From an optimization exercise on the open Yosys and OpenROAD flow, aimed at small area and a short achievable clock period; shortcuts taken in it are not production practice. RTL that was checked went through simulation tests only; none was proved equivalent to the original. The series may have gaps, and a smaller design here may also do less where the tests do not look. For run 2, only the layout was checked, not whether the RTL still works. Power figures rest on the tool's default switching activity, not on a simulated workload.

===== flow/design.v =====
module regfile(clk,rst,a1,a2,a3,we,wd,rd1,rd2);
    input          clk, rst;
    input   [4:0]  a1, a2, a3;
    input          we;
    input   [31:0] wd;
    output  [31:0] rd1, rd2;
    reg     [31:0] rf [1:31];
    integer        i;
    always @(posedge clk or posedge rst)
       if (rst) begin
          for (i = 1; i < 32; i = i + 1)
             rf[i] <= 32'b0;
       end else if (we && a3 != 5'd0)
          rf[a3] <= wd;
    assign rd1 = (a1 != 5'd0) ? rf[a1] : 32'b0;
    assign rd2 = (a2 != 5'd0) ? rf[a2] : 32'b0;
endmodule
module mips(clk,rst,imem_addr,imem_rdata,dmem_addr,dmem_wdata,dmem_we,dmem_rdata);
    input         clk;
    input         rst;
    output [31:0] imem_addr;
    input  [31:0] imem_rdata;
    output [31:0] dmem_addr;
    output [31:0] dmem_wdata;
    output        dmem_we;
    input  [31:0] dmem_rdata;
    wire [31:0] instr = imem_rdata;
    wire [5:0]  op    = instr[31:26];
    wire [5:0]  funct = instr[5:0];
    wire [4:0]  rs    = instr[25:21];
    wire [4:0]  rt    = instr[20:16];
    wire [4:0]  rd    = instr[15:11];
    wire [15:0] imm   = instr[15:0];
    wire rtype  = (op == 6'h00);
    wire i_addu = rtype & (funct == 6'h21);
    wire i_subu = rtype & (funct == 6'h23);
    wire i_slt  = rtype & (funct == 6'h2a);
    wire i_jr   = rtype & (funct == 6'h08);
    wire i_addi = (op == 6'h08) | (op == 6'h09);
    wire i_ori  = (op == 6'h0d);
    wire i_lui  = (op == 6'h0f);
    wire i_lw   = (op == 6'h23);
    wire i_sw   = (op == 6'h2b);
    wire i_beq  = (op == 6'h04);
    wire i_j    = (op == 6'h02);
    wire i_jal  = (op == 6'h03);
    wire regwe = i_addu | i_subu | i_slt | i_addi | i_ori | i_lui | i_lw | i_jal;
    wire [4:0] a3 = rtype ? rd : (i_jal ? 5'd31 : rt);
    reg  [31:2] pc;
    wire [31:2] pc4 = pc + 30'd1;
    wire [31:0] rsv, rtv, wd;
    regfile GPR(clk, rst, rs, rt, a3, regwe, wd, rsv, rtv);
    wire [31:0] bimm = i_lui ? {imm, 16'b0} : {{16{imm[15]}}, imm};
    wire [31:0] addr = rsv + bimm;
    wire        sub  = i_subu | i_slt;
    wire [32:0] rr   = {1'b0, rsv} + {1'b0, rtv ^ {32{sub}}} + {32'b0, sub};
    wire        ltu  = ~rr[32];
    wire [31:0] orv  = rsv | {16'b0, imm};
    assign wd = i_lw            ? dmem_rdata :
                i_jal           ? {pc4, 2'b00} :
                i_slt           ? {31'b0, ltu} :
                i_ori           ? orv :
                (i_addu|i_subu) ? rr[31:0] :
                                  addr;
    wire        eq   = (rsv == rtv);
    wire [31:2] btgt = pc4 + {{14{imm[15]}}, imm};
    wire [31:2] npc  = (i_beq & eq)  ? btgt :
                       (i_j | i_jal) ? {pc[31:28], instr[25:0]} :
                       i_jr          ? rr[31:2] :
                                       pc4;
    always @(posedge clk or posedge rst)
       if (rst) pc <= 30'h0c00;
       else     pc <= npc;
    assign imem_addr  = {pc, 2'b00};
    assign dmem_addr  = addr;
    assign dmem_wdata = rtv;
    assign dmem_we    = i_sw;
endmodule

===== flow/run.sh =====
#!/bin/bash
# synth_recipe.tcl (not shown) runs the flow's synth.tcl, then flattens the netlist and writes it again
# the make line also repeats each setting of config.mk as NAME=value (left out here)
make -C /OpenROAD-flow-scripts/flow DESIGN_CONFIG=/design/flow/config.mk WORK_HOME=/design/flow/orfs CLKGATE_MAP_FILE= SYNTH_SCRIPT=/design/flow/synth_recipe.tcl finish

===== flow/config.mk =====
export PLATFORM = sky130hd
export DESIGN_NAME = mips
export DESIGN_NICKNAME = mips
export VERILOG_FILES = /design/flow/design.v
export SDC_FILE = /design/flow/constraint.sdc
export NUM_CORES = 8
export LEC_CHECK = 0
export CAP_MARGIN = 20
export CORE_MARGIN = 2
export CORE_UTILIZATION = 40
export SETUP_SLACK_MARGIN = 0.6
export SLEW_MARGIN = 20

===== flow/constraint.sdc =====
create_clock -name core_clock -period 24.0 [get_ports {clk}]
set_input_delay 4.8000 -clock core_clock [delete_from_list [all_inputs] [get_ports {clk}]]
set_output_delay 4.8000 -clock core_clock [all_outputs]
set_load 0.01 [all_outputs]

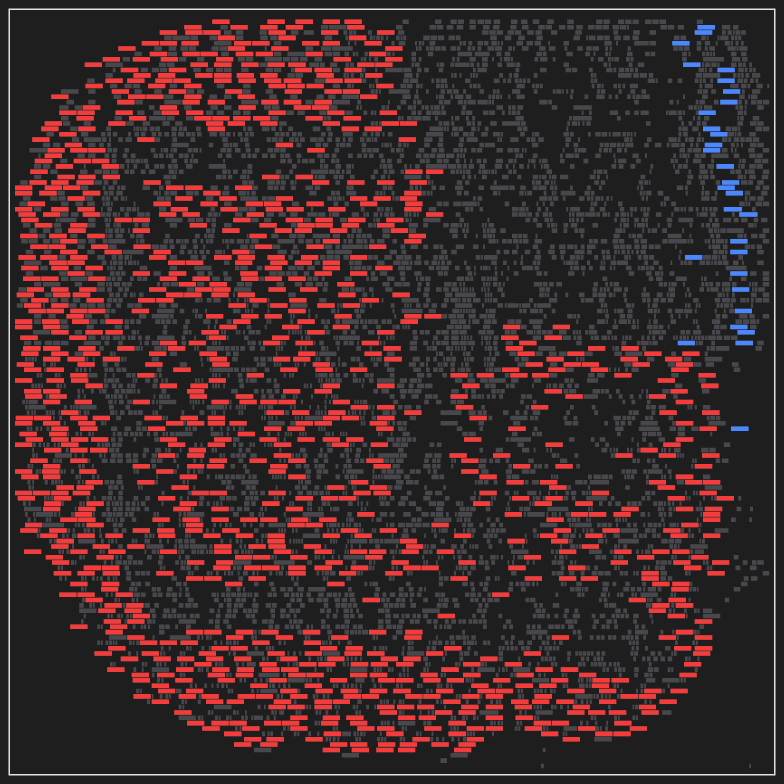
Run 1: sequential cells coloured by netlist name
colour	netlist name	flops
blue	pc	30
red	GPR.rf	992
area occupied by registers: 25,600 um^2
Layout Utilization: 0.463
Seq/total area: 0.378

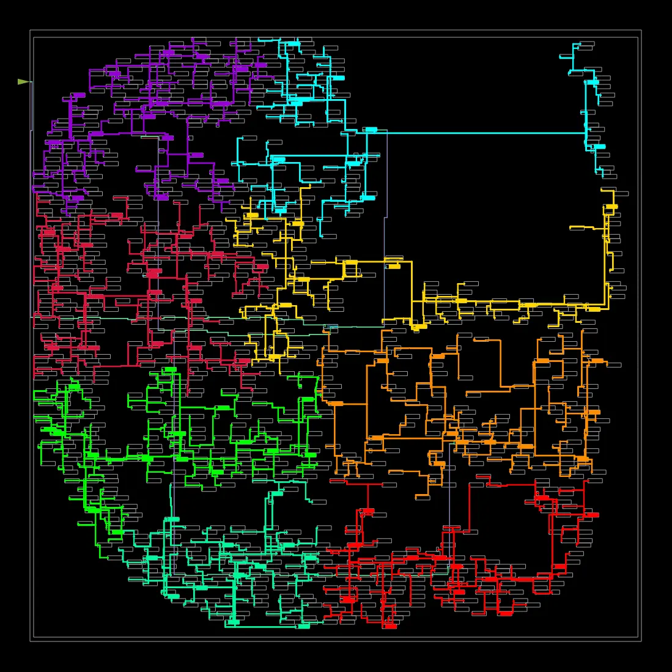
Run 1: the clock tree on the layout
FF+latch count: 1,022
Clock Root Buffer: clkbuf_16
clock sink count: 1,022
CTS Buf Count: 112
H-tree depth: 3

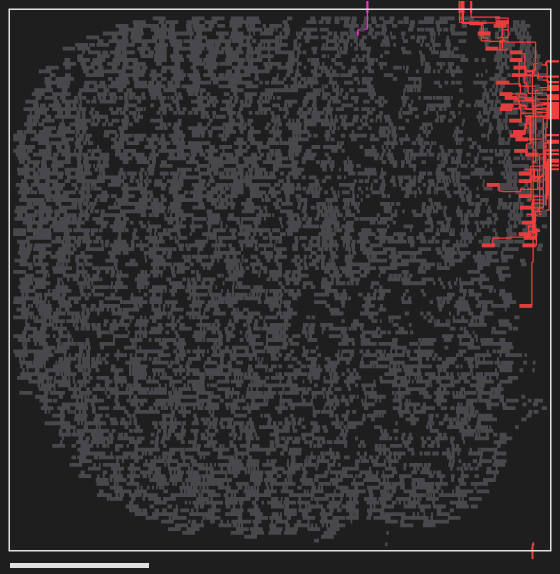
Run 1: port wiring
Scale bar: 100 um.
colour	port	bits	direction	edge	end cells	buffers	wire
magenta	dmem_we	1	output	top	1	1	19.1 um
red	imem_addr	32	output	27 right, 4 top, 1 bottom	32	30	1,780 um
# IOs: 163
port bufs: 160

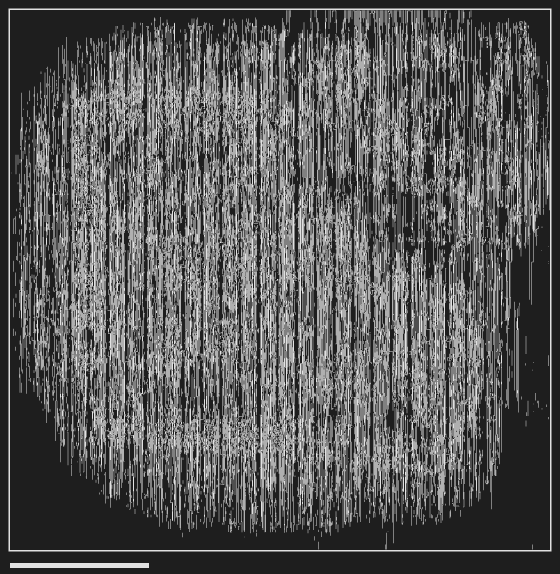
Run 1: metal 2
Scale bar: 100 um.
main direction	vertical
share of all routed wire	39%
nets with wire on the layer	5,207
wire length on this layer	132 mm
longest straight run	162 um
met2 GRT Util: 0.592
final wirelength: 344 mm
vias post-DR: 60.9k

[run 1: worst min path at each step]
| stage | start | end | slack (ns) | depth (start not counted) |
|---|---|---|---|---|
| after floorplan | GPR.rf[8][7] | GPR.rf[8][7] | 0.45 | 2 |
| after detailed placement | GPR.rf[25][8] | GPR.rf[25][8] | 0.49 | 2 |
| after global routing | GPR.rf[30][5] | GPR.rf[30][5] | 0.52 | 2 |
| after global placement | GPR.rf[8][7] | GPR.rf[8][7] | 0.47 | 2 |
| after CTS | GPR.rf[25][8] | GPR.rf[25][8] | 0.50 | 2 |
| final | GPR.rf[25][8] | GPR.rf[25][8] | 0.50 | 2 |
[run 1: logic make-up after synthesis]
family                     after synthesis  synth area share
other                                    1         0.0000635
adders and majority gates               84            0.0181
DFF                                   1022             0.433
xor gates and xnor gates               181            0.0270
muxes                                  405            0.0773
buffers and inverters                  617            0.0433
AOI/OAI and AO/OA                     1889             0.223
and+or+nand+nor                       2247             0.178
[run 1: through the flow]
stage	hold slack, ns	total power [mW]
2_1_floorplan	0.450	2.82
3_3_place_gp	0.467	3.40
3_5_place_dp	0.486	3.41
4_1_cts	0.502	5.34
5_1_grt	0.518	5.54
6_report	0.504	5.40
==> results.tsv, run 1 <==
metric	value	unit
largest_class	multi-input gates	
crit_end	dmem_addr[16]	
buf_share	0.0500	
yosys_warnings	3	
hold_buffers	0	
power_leader	registers	
place_ws	6.80	ns
setup_tns	0	ns
synthTopCellsByArea	dfrtp_1, a22oi_1, mux2_2	
crit_arrival	12.70	ns
met2_length	132	mm
vdd_drop_max	66.1	uV
cp_num_cells	23	
crit_required	19.20	ns
r2r_cells	22	
place_area	63400	um^2
final_common_cell	nand2_1	
place_congestion	1.05	
met3_usage	0.208	
grt_use_met1	0.549	
status	finished clean	
rows	140	
synth_cells	6446	
fp.dieH	388	um
dp_hpwl	221	mm
synth_seq_area_share	0.433	
p_clk	1.95	mW
grt_max_degree	185	
clk_pin_slew	0.06	ns
grt_setup_unrepaired	no	
crit_path_end_kind	primary output	
synthFlopType	dfrtp_1	
maxSlewViolCount	0	
n_all_buffers	392	
dr.pass1.iters	20	
biggestRegsByFlops	GPR.rf (992), pc (30)	
path_common_cell	a21oi_1	
cts_resized	0	
yosys.cell_count.top_type	nand2_1	
fin_area	67600	um^2
clk_share	0.0611	
finClkSkew	0.0618	ns
grt_pass1_vias	56700	
start_util	0.404	
timing.fmax	57.1	MHz
finalCritPeriodShare	0.729	
tightest_slew	1.19	ns
dieArea	151000	um^2
crit_slowest_cell	nor2_4	
==> run 2: a larger rewrite; changed files in full <==
==> flow/design.v <==
module mux2_32(a,b,sel,y); 
    input   [31:0]   a ;
    input   [31:0]   b ;
    input            sel ;
    output  [31:0]   y;
    reg   [31:0]   y;
    always @(*)
       if (sel == 0)
          y <= a ;
       else y <= b ;
endmodule
module mux2_30(a,b,sel,y); 
    input   [31:2]   a ;
    input   [31:2]   b ;
    input            sel ;
    output  [31:2]   y;
    reg   [31:2]   y;
    always @(*)
       if (sel == 0)
          y <= a ;
       else y <= b ;
endmodule
module mux3_5(a,b,c,sel,y);    
    input   [4:0]   a ;
    input   [4:0]   b ;
    input   [4:0]   c ;
    input   [1:0]   sel ;
    output  [4:0]   y;
    reg   [4:0]   y;
    always @(*)
       if (sel == 2'b00)
          y <= a ;
       else if (sel == 2'b01)
                y <= b ;
            else y <= c;
endmodule
module mux3_32(a,b,c,sel,y);    
    input   [31:0]   a ;
    input   [31:0]   b ;
    input   [31:0]   c ;
    input   [1:0]    sel ;
    output  [31:0]   y;
    reg   [31:0]   y;
    always @(*)
    begin
       if (sel == 2'b00)
          y <= a ;
       else 
          begin
             if (sel == 2'b01)
                y <= b ;
             else y <= c;
          end
    end
endmodule
module alu(data1,data2,result,aluop,zero);
   input   [31:0]   data1,data2;
   input   [1:0]    aluop;
   output  [31:0]   result;
   output           zero;
   reg     [31:0]   result;
   wire             zero;
   parameter   ADD = 2'b00, SUB = 2'b01, OR = 2'b10, SLT = 2'b11;
   assign   zero = (result == 32'b0);  
   always @(*)
      case(aluop[1:0])
          2'b00: result = data1 + data2 ;
          2'b01: result = data1 - data2 ;
          2'b10: result = data1 | data2 ;
          2'b11: 
             begin
                if ( data1 < data2 )
                   result <= 1;
                 else result <= 0;
             end
      endcase
endmodule
module extender(immext,extout,extop);
    input   [15:0]   immext;
    input   [1:0]    extop;
    output  [31:0]   extout;
    parameter   O_ExT = 2'b00, sign_ExT = 2'b01, lui_ExT = 2'b10;
    wire      [31:0]  extout;
    mux3_32 mux3_0({16'b0,immext},{{16{immext[15]}},immext},{immext,16'b0},extop,extout);
endmodule
module regfile(a1,a2,a3,writedata,rd1,rd2,regwe,clk,rst);   
    input   [4:0]   a1,a2,a3;       
    input   [31:0]  writedata;      
    input           regwe;          
    input           clk,rst;            
    output  [31:0]  rd1,rd2;        
    reg   [31:0]   rf[31:0];    
    wire           regwe;
    integer         i;
    always @(negedge clk or posedge rst)
       begin
          if (rst)
             for (i=0;i<32;i=i+1)   
                rf[i] <= 32'b0;           
          else if (regwe)          
                rf[a3] <= writedata;
       end
    assign rd1 = (a1 != 0) ? rf[a1] : 0 ; 
    assign rd2 = (a2 != 0) ? rf[a2] : 0 ;
endmodule
module pc(NPC,PC,clk,rst);
    input   [31:2]   NPC ; 
    input            clk ; 
    input            rst ; 
    output  [31:2]   PC ; 
    reg   [31:2]   PC ;
    always @(posedge clk or posedge rst)
       begin
          if (rst)
             PC <= 30'h0c00 ;
          else
             PC <= NPC;
       end
endmodule
module npc(PC,imminstr,NPC,pcfour,branch,zero,jump,aluresult);
    input   [31:2]   PC ;        
    input   [25:0]   imminstr ;  
    input            branch ;    
    input            zero;       
    input   [1:0]    jump   ;    
    input   [31:0]   aluresult ; 
    output  [31:2]   NPC ;       
    output  [31:2]   pcfour ;    
    parameter       Nojump = 2'b00, J = 2'b01, JAL = 2'b10, JR = 2'b11; 
    reg   [31:2]    NPC ;
    reg   [31:2]    pcfour ;
    always @(*)
       begin
          pcfour <= PC + 1;       
          if (branch && zero)          
             NPC <= {{14{imminstr[15]}},imminstr[15:0]} + pcfour ;
          else 
             begin
                if ((jump != Nojump)&&(jump != JR))    
                   NPC <= {PC[31:28],imminstr} ;
                else if (jump == JR)       
                   NPC <= aluresult[31:2];
                else                        
                   NPC <= pcfour;
             end
       end
endmodule
module controller(opcode,funct,regdst,alusrc,memtoreg,regwe,memwe,branch,jump,extop,aluop);
    input   [31:26] opcode;    
    input   [5:0]   funct ;    
    output  [1:0]   regdst;    
    output          alusrc;    
    output  [1:0]   memtoreg;  
    output          regwe;     
    output          memwe;     
    output          branch;    
    output   [1:0]  jump;      
    output   [1:0]  extop;     
    output   [1:0]  aluop;     
    parameter   RD = 2'b00, RT = 2'b01, RA = 2'b10;    
    parameter   Alu = 2'b00, DM = 2'b01, PCfour = 2'b10;    
    parameter   Nojump = 2'b00, J = 2'b01, JAL = 2'b10, JR = 2'b11;       
    parameter   O_ExT = 2'b00, sign_ExT = 2'b01, lui_ExT = 2'b10;  
    parameter   ADD = 2'b00, SUB = 2'b01, OR = 2'b10, SLT = 2'b11; 
    reg   [13:0] controls;
    assign {regdst,alusrc,memtoreg,regwe,memwe,branch,jump,extop,aluop} = controls;
    always @(*)
       case(opcode)
           6'b000000:    
              begin
                  case(funct)
                      6'b100001: controls <= 14'b01000100000000 ; 
                      6'b100011: controls <= 14'b01000100000001 ; 
                      6'b101010: controls <= 14'b01000100000011 ; 
                      6'b001000: controls <= 14'b01000000110000 ; 
                      default:   controls <= 14'b00000000000000 ; 
                  endcase
              end
           6'b001000: controls <= 14'b00100100000100 ; 
           6'b001001: controls <= 14'b00100100000100 ; 
           6'b001101: controls <= 14'b00100100000010 ; 
           6'b000100: controls <= 14'b00000001000001 ; 
           6'b000010: controls <= 14'b00000000010000 ; 
           6'b000011: controls <= 14'b10010100100000 ; 
           6'b100011: controls <= 14'b00101100000100 ; 
           6'b101011: controls <= 14'b00100010000100 ; 
           6'b001111: controls <= 14'b00100100001000 ; 
           default: controls <= 14'b00000000000000 ; 
       endcase
endmodule
module datapath(regdst,alusrc,memtoreg,regwe,memwe,branch,jump,extop,aluop,clk,rst,instr,
                imem_addr,imem_rdata,dmem_addr,dmem_wdata,dmem_we,dmem_rdata);
    input   [1:0]  regdst ;    
    input          alusrc ;    
    input   [1:0]  memtoreg ;  
    input          regwe ;     
    input          memwe ;     
    input          branch ;    
    input   [1:0]  jump ;      
    input   [1:0]  extop ;     
    input   [1:0]  aluop ;     
    input          clk ;       
    input          rst ;       
    output  [31:0] instr ;     
    output  [31:0] imem_addr ;   
    input   [31:0] imem_rdata ;  
    output  [31:0] dmem_addr ;   
    output  [31:0] dmem_wdata ;  
    output         dmem_we ;     
    input   [31:0] dmem_rdata ;  
    wire   [31:0]    instr ;    
    wire   [31:2]    PC ;       
    wire   [31:2]    NPC ;      
    wire   [31:2]    pcfour ;   
    wire             zero ;     
    wire   [4:0]     a3 ;       
    wire   [31:0]    writedata; 
    wire   [31:0]    rd1,rd2 ;  
    wire   [31:0]    extout ;   
    wire   [31:0]    aludata2 ; 
    wire   [31:0]    result ;   
    wire   [31:0]    dmout ;    
    pc   pcx(NPC,PC,clk,rst);
    npc   npcx(PC,instr[25:0],NPC,pcfour,branch,zero,jump,result);
    assign imem_addr = {PC,2'b00};
    assign instr = imem_rdata;
    mux3_5 mux3_1(instr[20:16],instr[15:11],5'b11111,regdst,a3);
    mux3_32 mux3_2(result,dmout,{pcfour,2'b00},memtoreg,writedata);
    regfile GPR(instr[25:21],instr[20:16],a3,writedata,rd1,rd2,regwe,clk,rst);
    extender EXTENDER(instr[15:0],extout,extop);
    mux2_32 mux2_1(rd2,extout,alusrc,aludata2);
    alu   ALU(rd1,aludata2,result,aluop,zero);
    assign dmem_addr  = result;
    assign dmem_wdata = rd2;
    assign dmem_we    = memwe;
    assign dmout      = dmem_rdata;
endmodule
module mips(clk,rst,imem_addr,imem_rdata,dmem_addr,dmem_wdata,dmem_we,dmem_rdata);
    input      clk ;
    input      rst ;
    output [31:0] imem_addr ;
    input  [31:0] imem_rdata ;
    output [31:0] dmem_addr ;
    output [31:0] dmem_wdata ;
    output        dmem_we ;
    input  [31:0] dmem_rdata ;
    wire   [31:26] opcode;
    wire   [5:0]   funct;
    wire   [1:0]   RegDst;
    wire           ALUSrc;
    wire   [1:0]   MemtoReg;
    wire           RegWe;
    wire           MemWe;
    wire           Branch;
    wire   [1:0]   Jump;
    wire   [1:0]   ExtOp;
    wire   [1:0]   ALUOp;
    wire   [31:0]  Instr;
    assign opcode = Instr[31:26];
    assign funct = Instr[5:0];
    controller CONTROL(opcode,funct,RegDst,ALUSrc,MemtoReg,RegWe,MemWe,Branch,Jump,ExtOp,ALUOp);
    datapath   DATAPATH(RegDst,ALUSrc,MemtoReg,RegWe,MemWe,Branch,Jump,ExtOp,ALUOp,clk,rst,Instr,
                         imem_addr,imem_rdata,dmem_addr,dmem_wdata,dmem_we,dmem_rdata);
endmodule
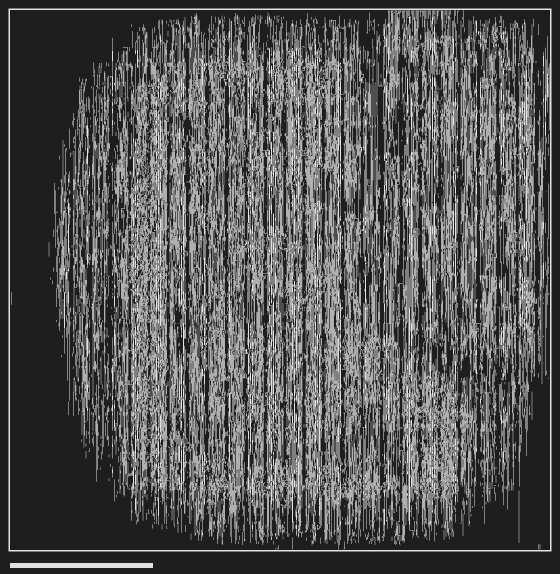
Run 2: metal 2
Scale bar: 100 um.
share of all routed wire	39%
longest straight run	177 um
vias post-DR: 59.0k
met2 GRT Util: 0.588
final wirelength: 310 mm

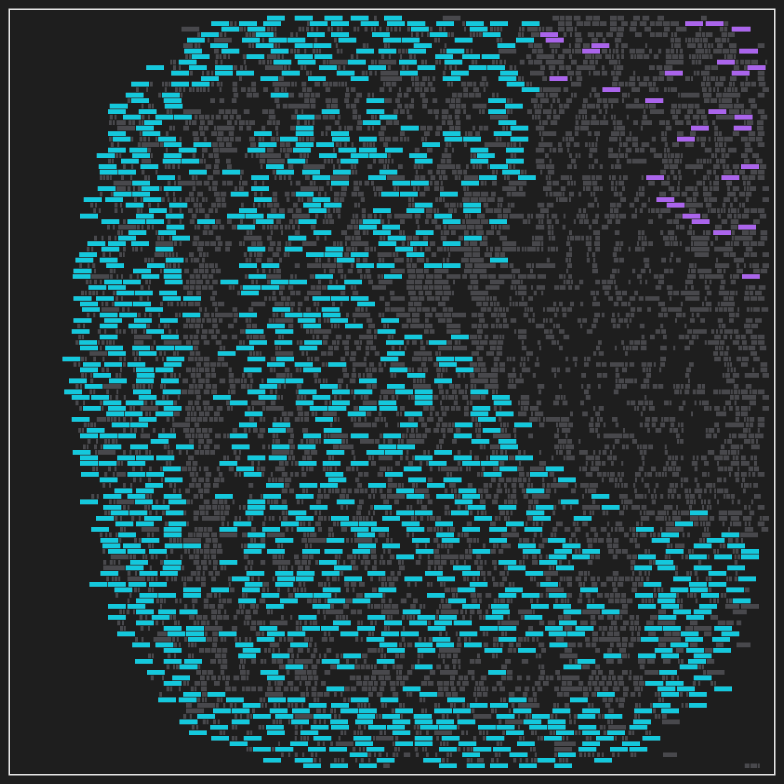
Run 2: sequential cells coloured by netlist name
colour	netlist name	flops
purple	DATAPATH.pcx.PC	30
cyan	DATAPATH.GPR.rf	992
Layout Utilization: 0.477
Seq. pwr: 1.87 mW

==> run 2 against run 1 <==
Against the previous run:
- synthesized area fell by 5.2%
- utilization rose by 1.4 points
- global-route usage fell by 1.5 points
- clock skew rose by 0.025 ns
- die area fell by 5.2%
- sequential share of layout area rose by 0.71 points
- highest routed layer unchanged
==> results.tsv, run 2 <==
metric	value	unit
status	finished clean	
dieArea	143000	um^2
r2r_cells	23	
synthTopCellsByArea	dfrtn_1, o21ai_0, nand2_1	
setup_tns	0	ns
met3_usage	0.195	
tightest_slew	1.18	ns
synth_simple_gate_area_frac	0.145	
yosys.cell_count.top_type	nand2_1	
synth_cells	6392	
p_clk	1.87	mW
dp_hpwl	198	mm
yosys_warnings	9	
finalPower	4.48	mW
path_common_cell	nand2_1	
synth-compound-area-share	0.289	
power_leader	registers	
crit_path_end_kind	flop	
synthFlopType	dfrtn_1	
fin_area	66300	um^2
place_ws	0.130	ns
io_buffers	160	
cts.sinks	1022	
met2_length	122	mm
worstHoldEndpoint	DATAPATH.GPR.rf[18][2]	
crit_required	12.49	ns
io_pins	163	
synth_seq_area_share	0.457	
num-nets-final	6660	
min_path_cells	2	
dr.pass1.iters	15	
start_util	0.402	
crit_arrival	11.82	ns
place_congestion	1.02	
hold_start	DATAPATH.GPR.rf[18][2]	
clk_pin_slew	0.05	ns
synthAdderAreaFrac	0.0292	
crit_end	DATAPATH.GPR.rf[11][20]	
grt_max_degree	161	
cp_num_cells	25	
muxShareOfSynthArea	0.0164	
grt_use_met1	0.531	
place_area	62200	um^2
biggestRegsByFlops	DATAPATH.GPR.rf (992), DATAPATH.pcx.PC (30)	
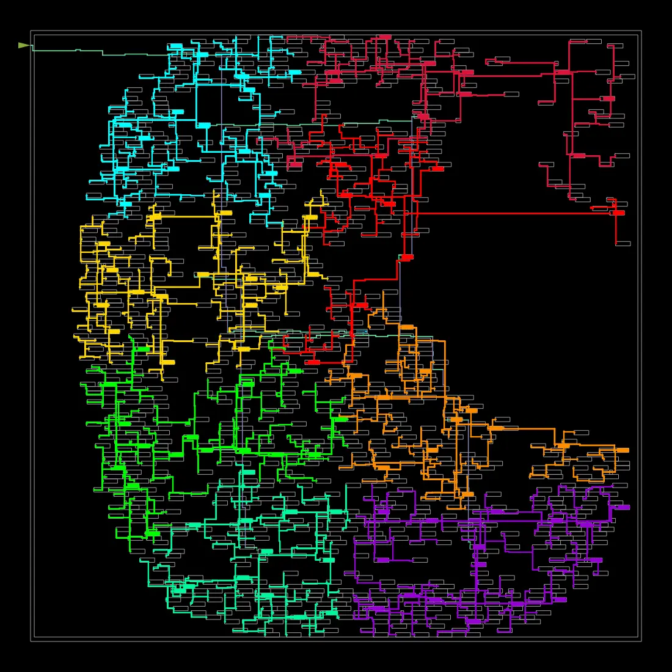
Run 2: the clock tree on the layout
CTS Buf Count: 109

==> run 2: changes by cell type after synthesis, sizes merged, moves of 74 or more <==
cell | previous run | this run
a22oi | 621 | 493
o21ai | 486 | 1039
and3 | 213 | 8
dfrtn | 0 | 992
a22o | 72 | 232
dfrtp | 1020 | 28
clkbuf | 454 | 528
a221oi | 89 | 227
mux2 | 381 | 41
inv | 49 | 130
==> run 2: final cells by class <==
type                       instances  area (um^2)
fill                           13300        72900
multi-input combinational       4642        28500
sequential                      1022        25600
timing repair buffer             559         5520
clock buffer                     157         3240
tap                             1876         2350
clock inverter                    46          654
inverter                         131          495
antenna                           19         47.5
==> run 2: logic make-up after synthesis <==
| kind of cell | Yosys count |
|---|---|
| compound gates | 2466 |
| simple gates | 1883 |
| flops | 1022 |
| buf+inv | 729 |
| fa+ha+maj | 129 |
| mux | 84 |
| xor+xnor | 78 |
| other cells | 1 |
==> run 2: repair_timing <==
item                       in CTS  in global routing
hold endpoints to repair        0                  0
setup endpoints to repair       0                 47
gates resized for setup         0                  3
buffers inserted                0                 19
hold buffers                    0                  0

static timing again, ports no longer ideal:
Ports are ideal in the flow. The routed layout listed here was re-timed in OpenROAD. Step 1: set_driving_cell puts a clkbuf_16 on clk and a buf_2 on each other input, an assumption about the parent block. Step 2 also shifts input and output timing later by t, the mid clock arrival at the registers, as if the neighbouring blocks saw the same clock. a / b / c = no drivers / after step 1 / after step 2; a / b = the first two.
run: run 1
t, ns: 0.866
setup WS [ns]: 6.498 / 6.460 / 6.460
clock arrival spread, ns: 0.062 / 0.062
After both steps run 1 still meets setup and hold. For run 1, drivers alone change the setup slack by -0.038 ns; drivers and shift together by -0.038 ns.
